This is an optimization exercise on Yosys and OpenROAD, whose aim is small area and a short achievable clock period, not a production implementation.
Only simulation tests tie the RTL to the original design; equivalence was not proved.

Where the registers sit:
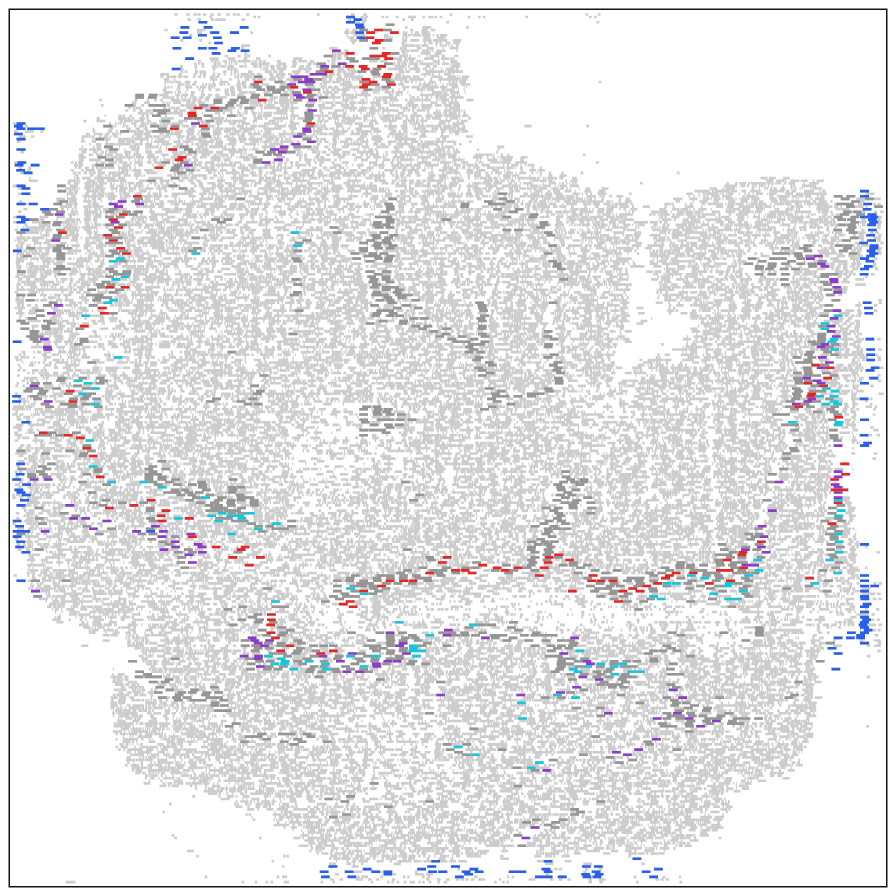
Track usage over the die:
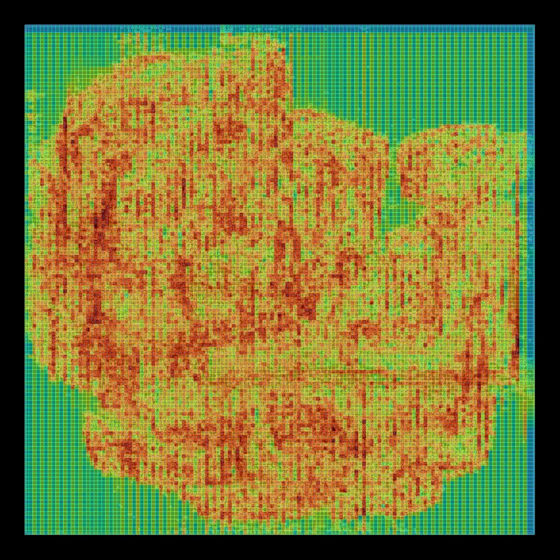
Cell classes on the final placement:
Fill, decap, tap and diode cells in grey.
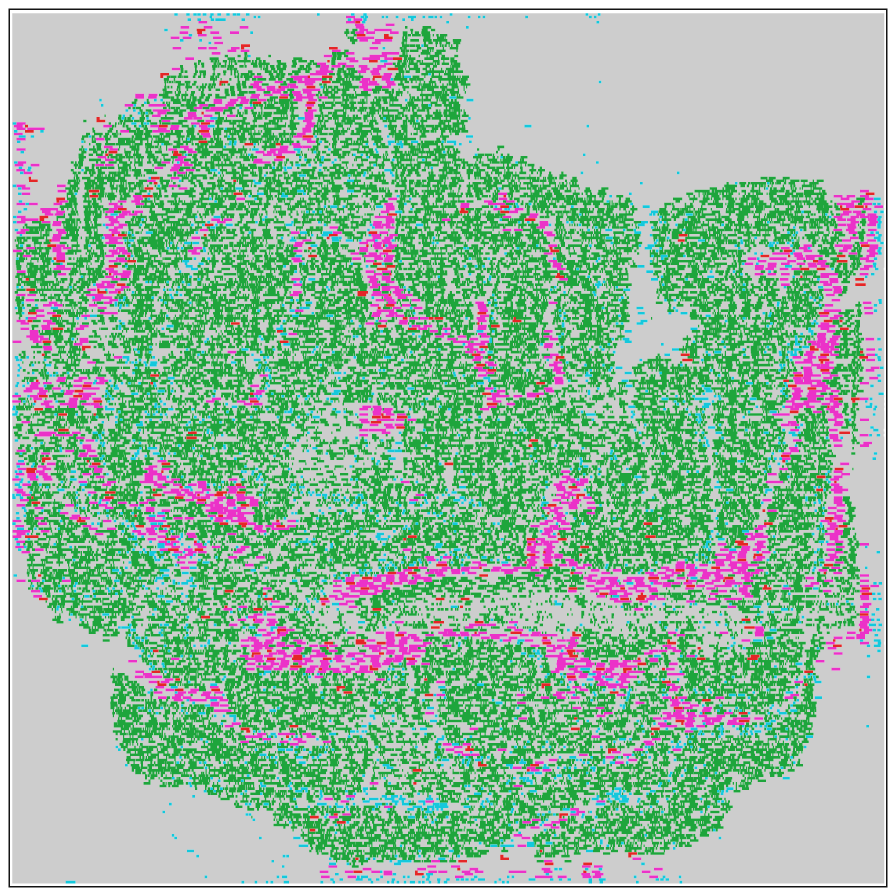
Local utilization:
23 x 23 tiles, from dark blue (low) to red (high), 0 to 100% covered.
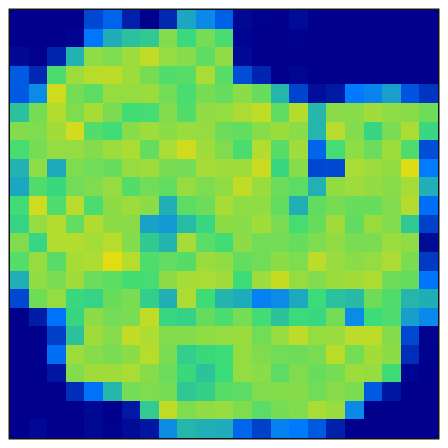
M3 wires:
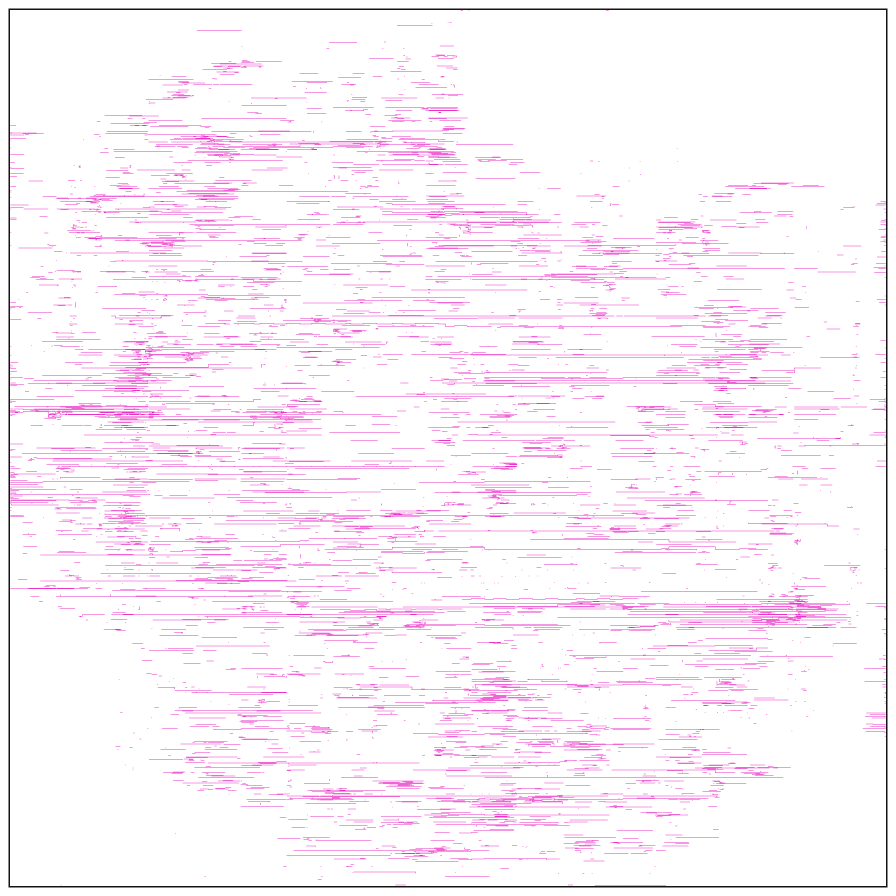
$ cat flow/config.mk
export PLATFORM = sky130hd
export DESIGN_NAME = mmm_nlp_90b_pip
export DESIGN_NICKNAME = mmm_nlp_90b_pip
export VERILOG_FILES = /design/flow/design.v
export SDC_FILE = /design/flow/constraint.sdc
export NUM_CORES = 8
export LEC_CHECK = 0
export CAP_MARGIN = 20
export CORE_MARGIN = 2
export CORE_UTILIZATION = 40
export SLEW_MARGIN = 20
$ cat flow/constraint.sdc
create_clock -name core_clock -period 8.5 [get_ports {i_clk}]
set_input_delay 1.7000 -clock core_clock [delete_from_list [all_inputs] [get_ports {i_clk}]]
set_output_delay 1.7000 -clock core_clock [all_outputs]
set_load 0.01 [all_outputs]
$ cat flow/design.v
module mmm_nlp_90b_pip#(
    parameter       ODW         =       181,
    parameter       IDW         =       90,
    parameter       OAW         =       24,
    parameter       OBW         =       16,
    parameter       LATENCY3	=	    1
)(
    input                       i_clk,
    input                       i_rstn,
    input   [IDW-1:0]           i_a,
    input   [IDW-1:0]           i_b,
    input                       i_carry,
    output  [ODW-1:0]           o_res
);
    localparam      RESW        =       OAW + OBW;
    localparam      ORSW        =       RESW + 1;
    localparam      LSW         =       88;
    localparam      HSW         =       93;
    reg     [ODW-1:0]           res;
    wire    [OAW-1:0]           x0;
    wire    [OAW-1:0]           x1;
    wire    [OAW-1:0]           x2;
    wire    [OAW-1:0]           x3;
    wire    [OBW-1:0]           y0;
    wire    [OBW-1:0]           y1;
    wire    [OBW-1:0]           y2;
    wire    [OBW-1:0]           y3;
    wire    [OBW-1:0]           y4;
    wire    [OBW-1:0]           y5;
    reg     [RESW-1:0]          x0y0;
    reg     [RESW-1:0]          x0y1;
    reg     [RESW-1:0]          x0y2;
    reg     [RESW-1:0]          x0y3;
    reg     [RESW-1:0]          x0y4;
    reg     [RESW-1:0]          x0y5;
    reg     [RESW-1:0]          x1y0;
    reg     [RESW-1:0]          x1y1;
    reg     [RESW-1:0]          x1y2;
    reg     [RESW-1:0]          x1y3;
    reg     [RESW-1:0]          x1y4;
    reg     [RESW-1:0]          x1y5;
    reg     [RESW-1:0]          x2y0;
    reg     [RESW-1:0]          x2y1;
    reg     [RESW-1:0]          x2y2;
    reg     [RESW-1:0]          x2y3;
    reg     [RESW-1:0]          x2y4;
    reg     [RESW-1:0]          x2y5;
    reg     [RESW-1:0]          x3y0;
    reg     [RESW-1:0]          x3y1;
    reg     [RESW-1:0]          x3y2;
    reg     [RESW-1:0]          x3y3;
    reg     [RESW-1:0]          x3y4;
    reg     [RESW-1:0]          x3y5;
    assign  {x3,x2,x1,x0}       =   {6'b0,i_a};
    assign  {y5,y4,y3,y2,y1,y0} =   {6'b0,i_b};
    always @(posedge i_clk or negedge i_rstn) begin
        if(!i_rstn) begin
            x0y0    <=   {RESW{1'b0}};
            x0y1    <=   {RESW{1'b0}};
            x0y2    <=   {RESW{1'b0}};
            x0y3    <=   {RESW{1'b0}};
            x0y4    <=   {RESW{1'b0}};
            x0y5    <=   {RESW{1'b0}};
            x1y0    <=   {RESW{1'b0}};
            x1y1    <=   {RESW{1'b0}};
            x1y2    <=   {RESW{1'b0}};
            x1y3    <=   {RESW{1'b0}};
            x1y4    <=   {RESW{1'b0}};
            x1y5    <=   {RESW{1'b0}};
            x2y0    <=   {RESW{1'b0}};
            x2y1    <=   {RESW{1'b0}};
            x2y2    <=   {RESW{1'b0}};
            x2y3    <=   {RESW{1'b0}};
            x2y4    <=   {RESW{1'b0}};
            x2y5    <=   {RESW{1'b0}};
            x3y0    <=   {RESW{1'b0}};
            x3y1    <=   {RESW{1'b0}};
            x3y2    <=   {RESW{1'b0}};
            x3y3    <=   {RESW{1'b0}};
            x3y4    <=   {RESW{1'b0}};
            x3y5    <=   {RESW{1'b0}};
        end
        else begin
            x0y0    <=   x0 * y0;    
            x0y1    <=   x0 * y1;    
            x0y2    <=   x0 * y2;    
            x0y3    <=   x0 * y3;    
            x0y4    <=   x0 * y4;    
            x0y5    <=   x0 * y5;    
            x1y0    <=   x1 * y0;   
            x1y1    <=   x1 * y1;
            x1y2    <=   x1 * y2;
            x1y3    <=   x1 * y3;
            x1y4    <=   x1 * y4;
            x1y5    <=   x1 * y5;
            x2y0    <=   x2 * y0;
            x2y1    <=   x2 * y1;
            x2y2    <=   x2 * y2;
            x2y3    <=   x2 * y3;
            x2y4    <=   x2 * y4;
            x2y5    <=   x2 * y5;
            x3y0    <=   x3 * y0;
            x3y1    <=   x3 * y1;
            x3y2    <=   x3 * y2;
            x3y3    <=   x3 * y3;
            x3y4    <=   x3 * y4;
            x3y5    <=   x3 * y5;
        end
    end
    generate
        if(LATENCY3) begin
            reg                         carry_reg1;
            reg                         carry_reg2;
            reg     [ODW-1:0]           shift_r_a_80;
            reg     [ODW-1:0]           shift_r_b_64;
            reg     [ODW-1:0]           shift_r_c_72;
            reg     [ODW-1:0]           shift_r_d_48;
            reg     [ODW-1:0]           shift_r_136b;
            reg     [ODW-1:0]           shift_r_120b;
            reg     [ODW-1:0]           shift_r_104b;
            reg     [ODW-1:0]           shift_r_152b;
            reg     [ODW-1:0]           shift_r_128b;
            always @(posedge i_clk or negedge i_rstn) begin
                if(!i_rstn) begin
                    carry_reg1      <=  1'b0;
                    carry_reg2      <=  1'b0;
                end
                else begin
                    carry_reg1      <=  i_carry;
                    carry_reg2      <=  carry_reg1;
                end 
            end
            always @(posedge i_clk or negedge i_rstn) begin
                if(!i_rstn) begin
                    shift_r_136b    <=  {ODW{1'b0}};
                    shift_r_120b    <=  {ODW{1'b0}};
                    shift_r_104b    <=  {ODW{1'b0}};
                    shift_r_152b    <=  {ODW{1'b0}};
                    shift_r_128b    <=  {ODW{1'b0}};
                    shift_r_a_80    <=  {ODW{1'b0}};
                    shift_r_b_64    <=  {ODW{1'b0}};
                    shift_r_c_72    <=  {ODW{1'b0}};
                    shift_r_d_48    <=  {ODW{1'b0}};
                end
                else begin
                    shift_r_136b    <=  {x3y4,x2y3,x1y2,x0y1} << 16;
                    shift_r_120b    <=  {x3y3,x2y2,x1y1,x0y0};
                    shift_r_104b    <=  {x3y2,x2y1,x1y0} << 24;
                    shift_r_152b    <=  {x3y5,x2y4,x1y3,x0y2} << 32;
                    shift_r_128b    <=  {x2y5,x1y4,x0y3} << 48;
                    shift_r_a_80    <=  {x0y5} << 80;
                    shift_r_b_64    <=  {x1y5,x0y4} << 64;
                    shift_r_c_72    <=  {x3y0} << 72;
                    shift_r_d_48    <=  {x3y1,x2y0} << 48;
                end
            end
            always @(posedge i_clk or negedge i_rstn) begin
                if(!i_rstn)
                    res     <=  {(ODW){1'b0}};
                else 
                    res     <=  shift_r_136b + shift_r_120b + shift_r_104b + shift_r_152b + shift_r_128b + shift_r_a_80 + shift_r_b_64 + shift_r_c_72 + shift_r_d_48 + carry_reg2;
            end
        end
        else begin
            reg                         carry_reg1;
            always @(posedge i_clk or negedge i_rstn) begin
                if(!i_rstn) begin
                    carry_reg1      <=  1'b0;
                end
                else begin
                    carry_reg1      <=  i_carry;
                end 
            end
            always @(posedge i_clk or negedge i_rstn) begin
                if(!i_rstn)
                    res     <=  {(ODW){1'b0}};
                else 
                    res     <=  {x3y4,x2y3,x1y2,x0y1} << 16 + {x3y3,x2y2,x1y1,x0y0} + {x3y2,x2y1,x1y0} << 24 + 
                                {x3y5,x2y4,x1y3,x0y2} << 32 + {x2y5,x1y4,x0y3} << 48 + {x0y5} << 80 +
                                {x1y5,x0y4} << 64 + {x3y0} << 72 + {x3y1,x2y0} << 48 + carry_reg1;
            end
        end
    endgenerate
    assign  o_res = res;
endmodule   
$ cat flow/run.sh
#!/bin/bash
# synth_recipe.tcl (not shown) runs the flow's synth.tcl, then flattens the netlist and writes it again
# the make line also repeats each setting of config.mk as NAME=value (left out here)
make -C /OpenROAD-flow-scripts/flow DESIGN_CONFIG=/design/flow/config.mk WORK_HOME=/design/flow/orfs CLKGATE_MAP_FILE= SYNTH_SCRIPT=/design/flow/synth_recipe.tcl finish
==> impl_metrics.json <==
{
  "viasPerCell": 5.10,
  "drt_iter0_drc": 17888,
  "dp.cells": 46906,
  "ys_types": 104,
  "synth-edff-count": 0,
  "syn_nets": 45070,
  "cts_tree": "built",
  "start_kind": "input port",
  "synth_largest_area_cell": "fa_1",
  "finalSetupViolations": 0,
  "grt_usage": 0.272,
  "synth_cells": 35093,
  "die-area_um2": 841000,
  "cts.repair.resized": 0,
  "arrival_ns": 9.02,
  "cp_slowest_cell": "fa_1",
  "area_growth_syn_to_layout_pct": 11.8,
  "timing.slew.headroom": 0.0838,
  "clkLatencyLatePin_ns": 1.13,
  "synth_ff_type": "dfrtp_1",
  "max_stage_delay_ns": 0.63,
  "multiInputGateArea_um2": 247000,
  "grt_start_max_net_pins": 174,
  "path_clk_slew_ns": 0.07,
  "h-tree-depth": 4,
  "reg_top3": "res: 181 flops, genblk1.shift_r_120b: 154 flops, genblk1.shift_r_136b: 154 flops",
  "cap_violations": 0,
  "whs_path_depth": 0,
  "drive_above_1_share": 0.0818,
  "overflow": 0,
  "nNetsFinal": 46010,
  "io_pins": 364,
  "fin_ws_ns": 0.370,
  "rsz0062_at_grt": "false",
  "outcome": "no timing/DRC/antenna violations",
  "worstMarginPinSlew_ns": 1.36,
  "use_met1": 0.350,
  "ys_seq_area_frac": 0.149,
  "r2r_cells": 19,
  "min_to": "genblk1.shift_r_a_80[102]$_DFF_PN0_",
  "ys_seq_elements": 1983,
  "met3WireLength_mm": 84.6,
  "die_h_um": 917,
  "r2r_slack_ns": 0.52,
  "yosys-top-cells-count": "inv_1 (7,929), fa_1 (6,914), nand2_1 (5,314)",
  "slew_violations": 0,
  "ant_nets": 0,
  "ctsHoldBuffers": 0,
  "finalNonFillerCells": 47493,
  "grt_first_pass_wirelength_mm": 1700
}
Back to the opening pictures, 'where the registers sit':
Blue shows `res`, placed flops 181, where widely spread. Purple shows `genblk1.shift_r_136b`, placed flops 154, where widely spread. Red shows `genblk1.shift_r_152b`, placed flops 148. Cyan shows `genblk1.shift_r_104b`, placed flops 114.
Another 1,386 sequential cells are not coloured.
sequential cell area share: 0.133
Seq. cell area: 49,600 um^2

Back to the opening pictures, 'track usage over the die':
Routed WL per cell: 23.7 um
met2 Use GR: 0.437
gr busiest metal: met2
grt met3 use: 0.0500
Core Util, Final: 0.449

Back to the opening pictures, 'cell classes on the final placement':
Red shows clock drivers and dummy loads, cells 453, share of their area 2.4%. Cyan shows other buffers and delay cells, cells 2,602, share of their area 6.6%. Magenta shows flops, cells 1,983, share of their area 14%. Green shows all other logic, cells 31,201, share of their area 77%.
cell area after layout: 373,000 um^2
Core Area: 832,000 um^2
row cnt: 335

Back to the opening pictures, 'local utilization':
The mean over all tiles is 43%. 17% of the tiles are nearly empty. The fullest tile reaches 71%.
Initial Utilization: 0.401

Back to the opening pictures, 'M3 wires':
The layer holds 7.5% of the routed length. The longest straight run is 529 um.
Total Wirelength: 1130 mm
vias: 242,052

-- final cells by class --
type / instances / area share
inverter: 7929 / 0.0798
clock buffer: 295 / 0.0176
timing repair buffer: 2602 / 0.0638
multi-input combinational: 23272 / 0.662
sequential: 1983 / 0.133
tap: 11121 / 0.0373
clock inverter: 158 / 0.00540
antenna: 133 / 0.000892
-- cell families after synthesis --
logic type	after synthesis	synth area share
simple gates	9972	0.143
buf+inv	9838	0.111
fa+ha+maj	9794	0.523
compound gates	2538	0.0492
flops	1983	0.149
xor+xnor	965	0.0253
mux	3	0.0000900
-- worst max path at each step --
stage | startpoint | end | slack (ns) | cells after the start
6_report | i_b[65] | x0y4[39]$_DFF_PN0_ | 0.37 | 29
5_1_grt | i_b[66] | x0y4[38]$_DFF_PN0_ | 0.06 | 29
4_1_cts | i_b[65] | x0y4[39]$_DFF_PN0_ | 0.53 | 29
3_5_place_dp | i_b[65] | x0y4[39]$_DFF_PN0_ | -0.48 | 29
3_3_place_gp | i_b[65] | x0y4[39]$_DFF_PN0_ | -0.56 | 29
2_1_floorplan | i_a[12] | x0y3[36]$_DFF_PN0_ | 0.23 | 26

-- afterwards: timing with drivers on the ports --
No port has a modelled driver above. Below, the same layout with a new extraction and two added sets of constraints. Step 1 (the two cells are an assumption about what drives the block):
set clk [get_ports {i_clk}]
set_driving_cell -lib_cell sky130_fd_sc_hd__clkbuf_16 $clk
set_driving_cell -lib_cell sky130_fd_sc_hd__buf_2 [delete_from_list [all_inputs] $clk]
Step 2 times the ports against the registers' clock, not the clock port: input delays grow and output delays shrink by t, the midpoint of the rising clock arrivals with the driver on. a / b / c = ideal / step 1 / step 2; a / b = the first two.
shift t [ns]: 1.191
slack for setup (ns): 0.370 / 0.347 / -0.844
hold WS [ns]: 0.193 / 0.193 / 0.193
clock arrival spread, ns: 0.205 / 0.204
worst data-port slew with drivers (ns): 0.31
With both steps, setup timing fails in this run, where it was met with ideal ports. The setup slack of this run moves by -0.023 ns with the drivers and by -1.214 ns with both steps.
